This is an optimization exercise on Yosys and OpenROAD, whose aim is small area and a short achievable clock period, not a production implementation. Only simulation tests tie the RTL to the original design; equivalence was not proved. Power is estimated from default activity; no workload was simulated.

ff_map.png
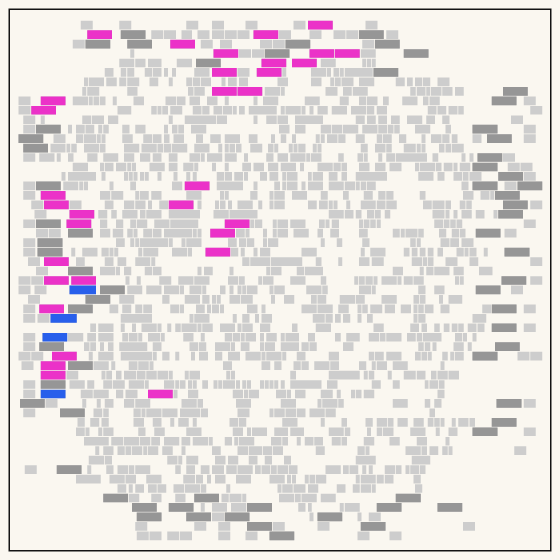
m3.png
Scale bar: 50 um. Cells faint in the background.
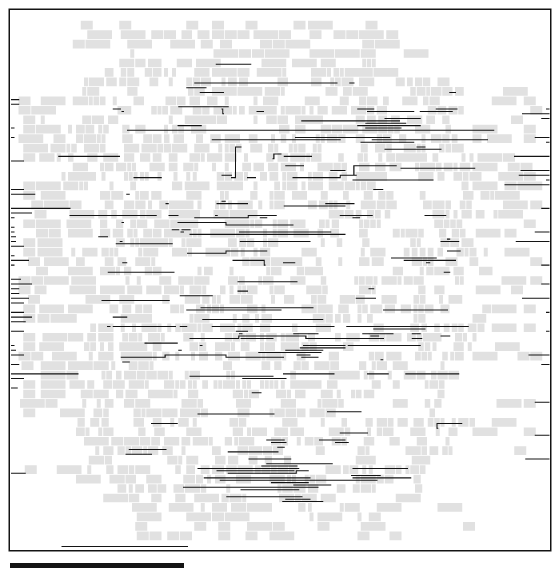
File: design.v
`timescale 1ns / 1ps
module alu_top(
    input             clk,
    input      [31:0] a_in,
    input      [31:0] b_in,
    input      [3:0]  aluc_in,
    output reg [31:0] r_out,
    output reg        zero_out,
    output reg        overflow_out
    );
    reg  [31:0] a_q, b_q;
    reg  [3:0]  aluc_q;
    wire [31:0] r;
    wire        zero, overflow;
    alu u_alu(.a(a_q), .b(b_q), .overflow(overflow), .zero(zero), .r(r), .aluc(aluc_q));
    always @(posedge clk) begin
        a_q          <= a_in;
        b_q          <= b_in;
        aluc_q       <= aluc_in;
        r_out        <= r;
        zero_out     <= zero;
        overflow_out <= overflow;
    end
endmodule

`timescale 1ns / 1ps
module alu(
    input [31:0]a,
    input [31:0]b,
    output overflow,
    output zero,
    output [31:0]r,
    input [3:0] aluc   
    );
    parameter Add    =    3'b000;     
    parameter Addu    =    3'b010;     
    parameter Sub    =     3'b001;     
    parameter Subu    =    3'b011;     
    parameter And    =    3'b100;     
    parameter Or    =    3'b101;     
    parameter Xor    =    3'b110;     
	 parameter Lui1    =    3'b111;     
	 wire signed [31:0] sa=a,sb=b;
	 reg [32:0]result;
always@(*)begin
        case(aluc)
            Addu: begin
                result=a+b;
            end
            Subu: begin
                result=a-b;
            end
            Add: begin
                result=sa+sb;
            end
            Sub: begin
                result=sa-sb;
            end
            And: begin
                result=a&b;
            end
            Or: begin
                result=a|b;
            end
            Xor: begin
                result=a^b;
            end
            Lui1: begin
				result = {b[15:0], 16'b0};
				end
            default:
                result=a+b;
        endcase
    end
    assign r=result[31:0];
    assign zero=(r==32'b0)?1:0;
    assign overflow=result[32];
endmodule
File: run.sh
#!/bin/bash
# synth_recipe.tcl (not shown) runs the flow's synth.tcl, then flattens the netlist and writes it again
# the make line also repeats each setting of config.mk as NAME=value (left out here)
make -C /OpenROAD-flow-scripts/flow DESIGN_CONFIG=/design/flow/config.mk WORK_HOME=/design/flow/orfs CLKGATE_MAP_FILE= SYNTH_SCRIPT=/design/flow/synth_recipe.tcl finish
File: config.mk
export PLATFORM = sky130hd
export DESIGN_NAME = alu_top
export DESIGN_NICKNAME = alu_top
export VERILOG_FILES = /design/flow/design.v
export SDC_FILE = /design/flow/constraint.sdc
export NUM_CORES = 4
export LEC_CHECK = 0
export CAP_MARGIN = 20
export CORE_MARGIN = 2
export CORE_UTILIZATION = 40
export SLEW_MARGIN = 20
File: constraint.sdc
create_clock -name core_clock -period 6.0 [get_ports {clk}]
set_input_delay 1.2000 -clock core_clock [delete_from_list [all_inputs] [get_ports {clk}]]
set_output_delay 1.2000 -clock core_clock [all_outputs]
set_load 0.01 [all_outputs]
==> summary.txt <==
- Worst-Skew Late Latency: approximately 0.37 ns
- Gpl congestion: slightly above 0.9
- Yosys top cell area share: ~22%
- Total number of H-tree levels: 3
- Wire length on met3: 2250 um
- Clock buffer depth: 2
- CP Launch Type: register
- Final std cells w/o fill: between 1,500 and 2,000
- CP max stage cell: or4_1
- Routed Antenna Nets: 0
- Fraction of registers with async set/reset: 0%
- Wirelength per Cell: between 20 and 25 um
- Synth Instances: between 1,000 and 1,500
- Largest net degree at the start of global routing: between 40 and 50
- Synth Flop Type: dfxtp_1
- CP most frequent cell: or4_1
- DRC Markers: 0
- RSZ-0062 raised after global routing: false
- CTS tree: yes
- NumNets Final: ~1,400
- DR vias: 8,758
- Delay of the slowest critical-path stage: ~0.55 ns
- Worst hold-check path type: reg2reg
- Final Cell Area: around 11,000 sq um
- Slew headroom: a little over a third
- Top-Level Pins: ~100
- Fillers: about 2,300
- Max IR drop VDD: ~0.14 mV
- Fin util: roughly 48%
- Tightest Pin Transition: 0.960 ns
- Vias/cell: 5.81
- GRT Util Overall: a little over a quarter
- Setup WS pre-CTS: around 0.036 ns
- Largest area contributor in the netlist: dfxtp_1
- Post-cts hold buffer count: 0
- Vias in the first global route: approximately 8,100
- Avg Inst Size Synth: 8.20 sq um
- DIE HEIGHT: about 160 um
- Area added between synthesis and finish: 19.4%
- Met2 WL: roughly 14,000 um
- M1 WL: between 10,000 and 15,000 um
- Mapped Area: between 9000 and 10,000 sq um
- Clk_skew: ~0.012 ns
- Max Cap Violations: 0
- Status: finished clean
- Cell row count: between 50 and 60
- Worst path bufs/invs: 0
- #FFs+latches synth: between 100 and 150
- # diodes: 0
- Top routing layer used: met4
- CP Class: reg2reg
- Worst-path clk slew: around 0.070 ns
- Pwr/cell area: 223 nW/um^2
- First-pass GRT wire length: 47,600 um
- HPWL after DPL: 25,600 um
- Setup TNS: 0 ns
- CP top delay family: simple AND/OR/NAND/NOR gates
- Count of input and output buffers: roughly 100
- Post-layout min period: around 5.6 ns
- Die Width: 155 um
- CTS Buf Count: 9
- DIE AREA: about 24,000 sq um
- Share of cells above drive strength 1: about 7.9%
- DR pass1 iterations: 6
- Leak pwr: a little under 5 nW
- Post-synth EDFFs: 0
- Netlist cell types: between 80 and 90
- Final hold vios: 0
- Crit path DAT: roughly 5.9 ns
- Final setup fails: 0
- Synthesized Nets: around 1,300
- Worst setup EP type: register
- Worst-path maximum fanout: 5
- Root buffer cell: clkbuf_16
- Grt ovf: 0
- Post-placement cell count: between 1,000 and 1,500
- Initial core utilization: about two fifths
- Max Fclk: between 150 and 200 MHz
- Sink Count: a little over 100
- Max-slew violations: 0
- Core Box Area: roughly 23,000 sq um
- Critical-path cell list: or3_1 -> or3_1 -> or3_1 -> nor4_1 -> nand4_1 -> nor4_4 -> nand2_1 -> nand2_1 -> xnor2_1 -> ha_1 -> nor3b_1 -> nor4_2 -> nand4b_1 -> or4_1 -> or4_1 -> or4_1 -> or4_1 -> nor2_1
- Total Power: 2.44 mW
- Yosys warnings: 2
- Placed inst area: between 10,000 and 15,000 sq um
- Iteration-0 DRC Markers: 878
- Initial antenna violation count: 0
- Top cells by area, synth: dfxtp_1 22%, ha_1 17%, xnor2_1 8.2%
- # Post-CTS Setup Buffers: 0
- Post-Route WL: 31,800 um
- Register area share after synthesis: 22.3%
- Hold WS: around 0.80 ns
- Required @ worst endpoint: approximately 6.3 ns
- Final worst-path cycle share: 94.0%
- Final worst setup slack: between 0.3 and 0.4 ns
Back to the opening pictures, ff_map.png:
legend:
  `aluc_q`:
    colour: blue
    placed_flops: 4
    where: middle left
  `b_q`:
    colour: magenta
    placed_flops: 32

Back to the opening pictures, m3.png:
nets with wire on the layer: 173
wire length on this layer: 2,250 um
share of all routed wire: 7.1%
longest straight run: 105 um
main direction: horizontal

==> cells in the final DEF, fill, tap and decap left out, types with 10 or more instances in the layout <==
cell type / count
nand2_1: 91
o21ai_0: 38
buf_4: 35
a211oi_1: 13
dfxtp_1: 100
a21oi_1: 63
or3_1: 14
o221ai_1: 12
mux2i_1: 25
nor2b_1: 12
a21o_1: 23
o21ai_1: 10
nand3_1: 19
nor2_1: 90
inv_1: 89
nand4_1: 16
xor2_1: 18
ha_1: 127
clkdlybuf4s50_1: 102
o22ai_1: 16
nand2b_1: 10
a22oi_1: 13
xnor2_1: 86
nor3_1: 15
==> flip-flops by register name, indices dropped and copies added (netlist names) <==
name	cells
overflow_out	1
b_q	32
r_out	32
zero_out	1
a_q	32
aluc_q	4
==> synth_stat cells (all sizes together) (5+ instances only) <==
library cell and instances:
a311oi 5, a21o 23, o21a 9, o211ai 7
and3 9, o21ai 50, buf 18, o221ai 12
o22ai 16, mux2i 25, nand2 91, nand4 16
a21oi 66, nand2b 10, xor2 18, and2 6
a211oi 15, or4 6, or3 15, nor2b 12
a22oi 13, nand3 19, mux4 9, or2 8
o31ai 7, o2111ai 5, ha 128, inv 90
clkbuf 30, o21bai 5, nor2 91, nor3 22
a31oi 7, nand3b 7, nor3b 5, xnor2 86
dfxtp 102
==> layer usage <==
| metal | GRT usage [%] | vias to the layer above |
|---|---|---|
| li1 | - | 4207 |
| met1 | 37.8 | 4151 |
| met2 | 40.0 | 357 |
| met3 | 3.79 | 43 |
| met4 | 7.65 | 0 |
| met5 | 0 | - |
==> tightest hold or removal path: cells and delay by family, from the launching register on <==
kind / cells / cell delay, ns
AOI/OAI and AO/OA: 2 / 0.19
buffers and inverters: 1 / 0.08
adders and majority gates: 1 / 0.15
DFF: 1 / 0.32
==> cell type report <==
cell class / count / area [sq um] / area share, %
clock inverter: 6 / 52.6 / 0.480
tap: 285 / 357 / 3.26
sequential: 102 / 2040 / 18.7
timing repair buffer: 137 / 1280 / 11.7
clock buffer: 10 / 229 / 2.09
inverter: 90 / 338 / 3.09
multi-input combinational: 877 / 6640 / 60.7
==> power by group <==
group          total (mW)  internal (mW)  switching (mW)
Clock               0.591          0.289           0.302
Sequential          0.812          0.755          0.0568
Combinational        1.03          0.468           0.566
==> timing repair <==
action,in CTS,in global routing
endpoints found under the setup margin,1,1
gates resized for setup,1,15
endpoints found under the hold margin,0,0
==> path summary, 6_finish.rpt <==
path	start	endpoint	slack [ns]	cells past startpoint
max	b_q[10]$_DFF_P_	zero_out$_DFF_P_	0.36	18
min	a_q[0]$_DFF_P_	r_out[0]$_DFF_P_	0.80	4
max reg2reg	b_q[10]$_DFF_P_	zero_out$_DFF_P_	0.36	18
min reg2reg	a_q[0]$_DFF_P_	r_out[0]$_DFF_P_	0.80	4
==> cell families (layout without fill, tap and decap cells) <==
| logic type | Yosys count | after routing | share of synthesized area [%] |
|---|---|---|---|
| flip-flops | 102 | 102 | 22.3 |
| multiplexers | 34 | 34 | 4.95 |
| buffers and inverters | 138 | 243 | 6.04 |
| XOR/XNOR | 104 | 104 | 9.95 |
| AND/OR/NAND/NOR | 327 | 327 | 17.5 |
| adder cells (fa/ha/maj) | 130 | 130 | 17.9 |
| AO/OA/AOI/OAI | 282 | 282 | 21.4 |

-- port drivers added, routing unchanged --
How much do the figures lean on ideal ports? The routed layout below was timed once more, with nothing changed but the port constraints. Step 1 sets driving cells, clkbuf_16 on the clock port and buf_2 on the other inputs (assumed; they add their load-dependent delay and slew). Step 2 times the ports against the registers' clock, not the clock port: input delays grow and output delays shrink by t, the midpoint of the rising clock arrivals with the driver on. Slacks: ideal / step 1 / step 2; pairs: ideal / step 1.
shift t [ns]: 0.409
slack for setup (ns): 0.357 / 0.357 / 0.357
hold WS [ns]: 0.797 / 0.797 / 0.797
worst setup path after step 2: register to register
After both steps this run still meets setup and hold. The setup slack of this run moves by 0.000 ns with the drivers and by 0.000 ns with both steps.
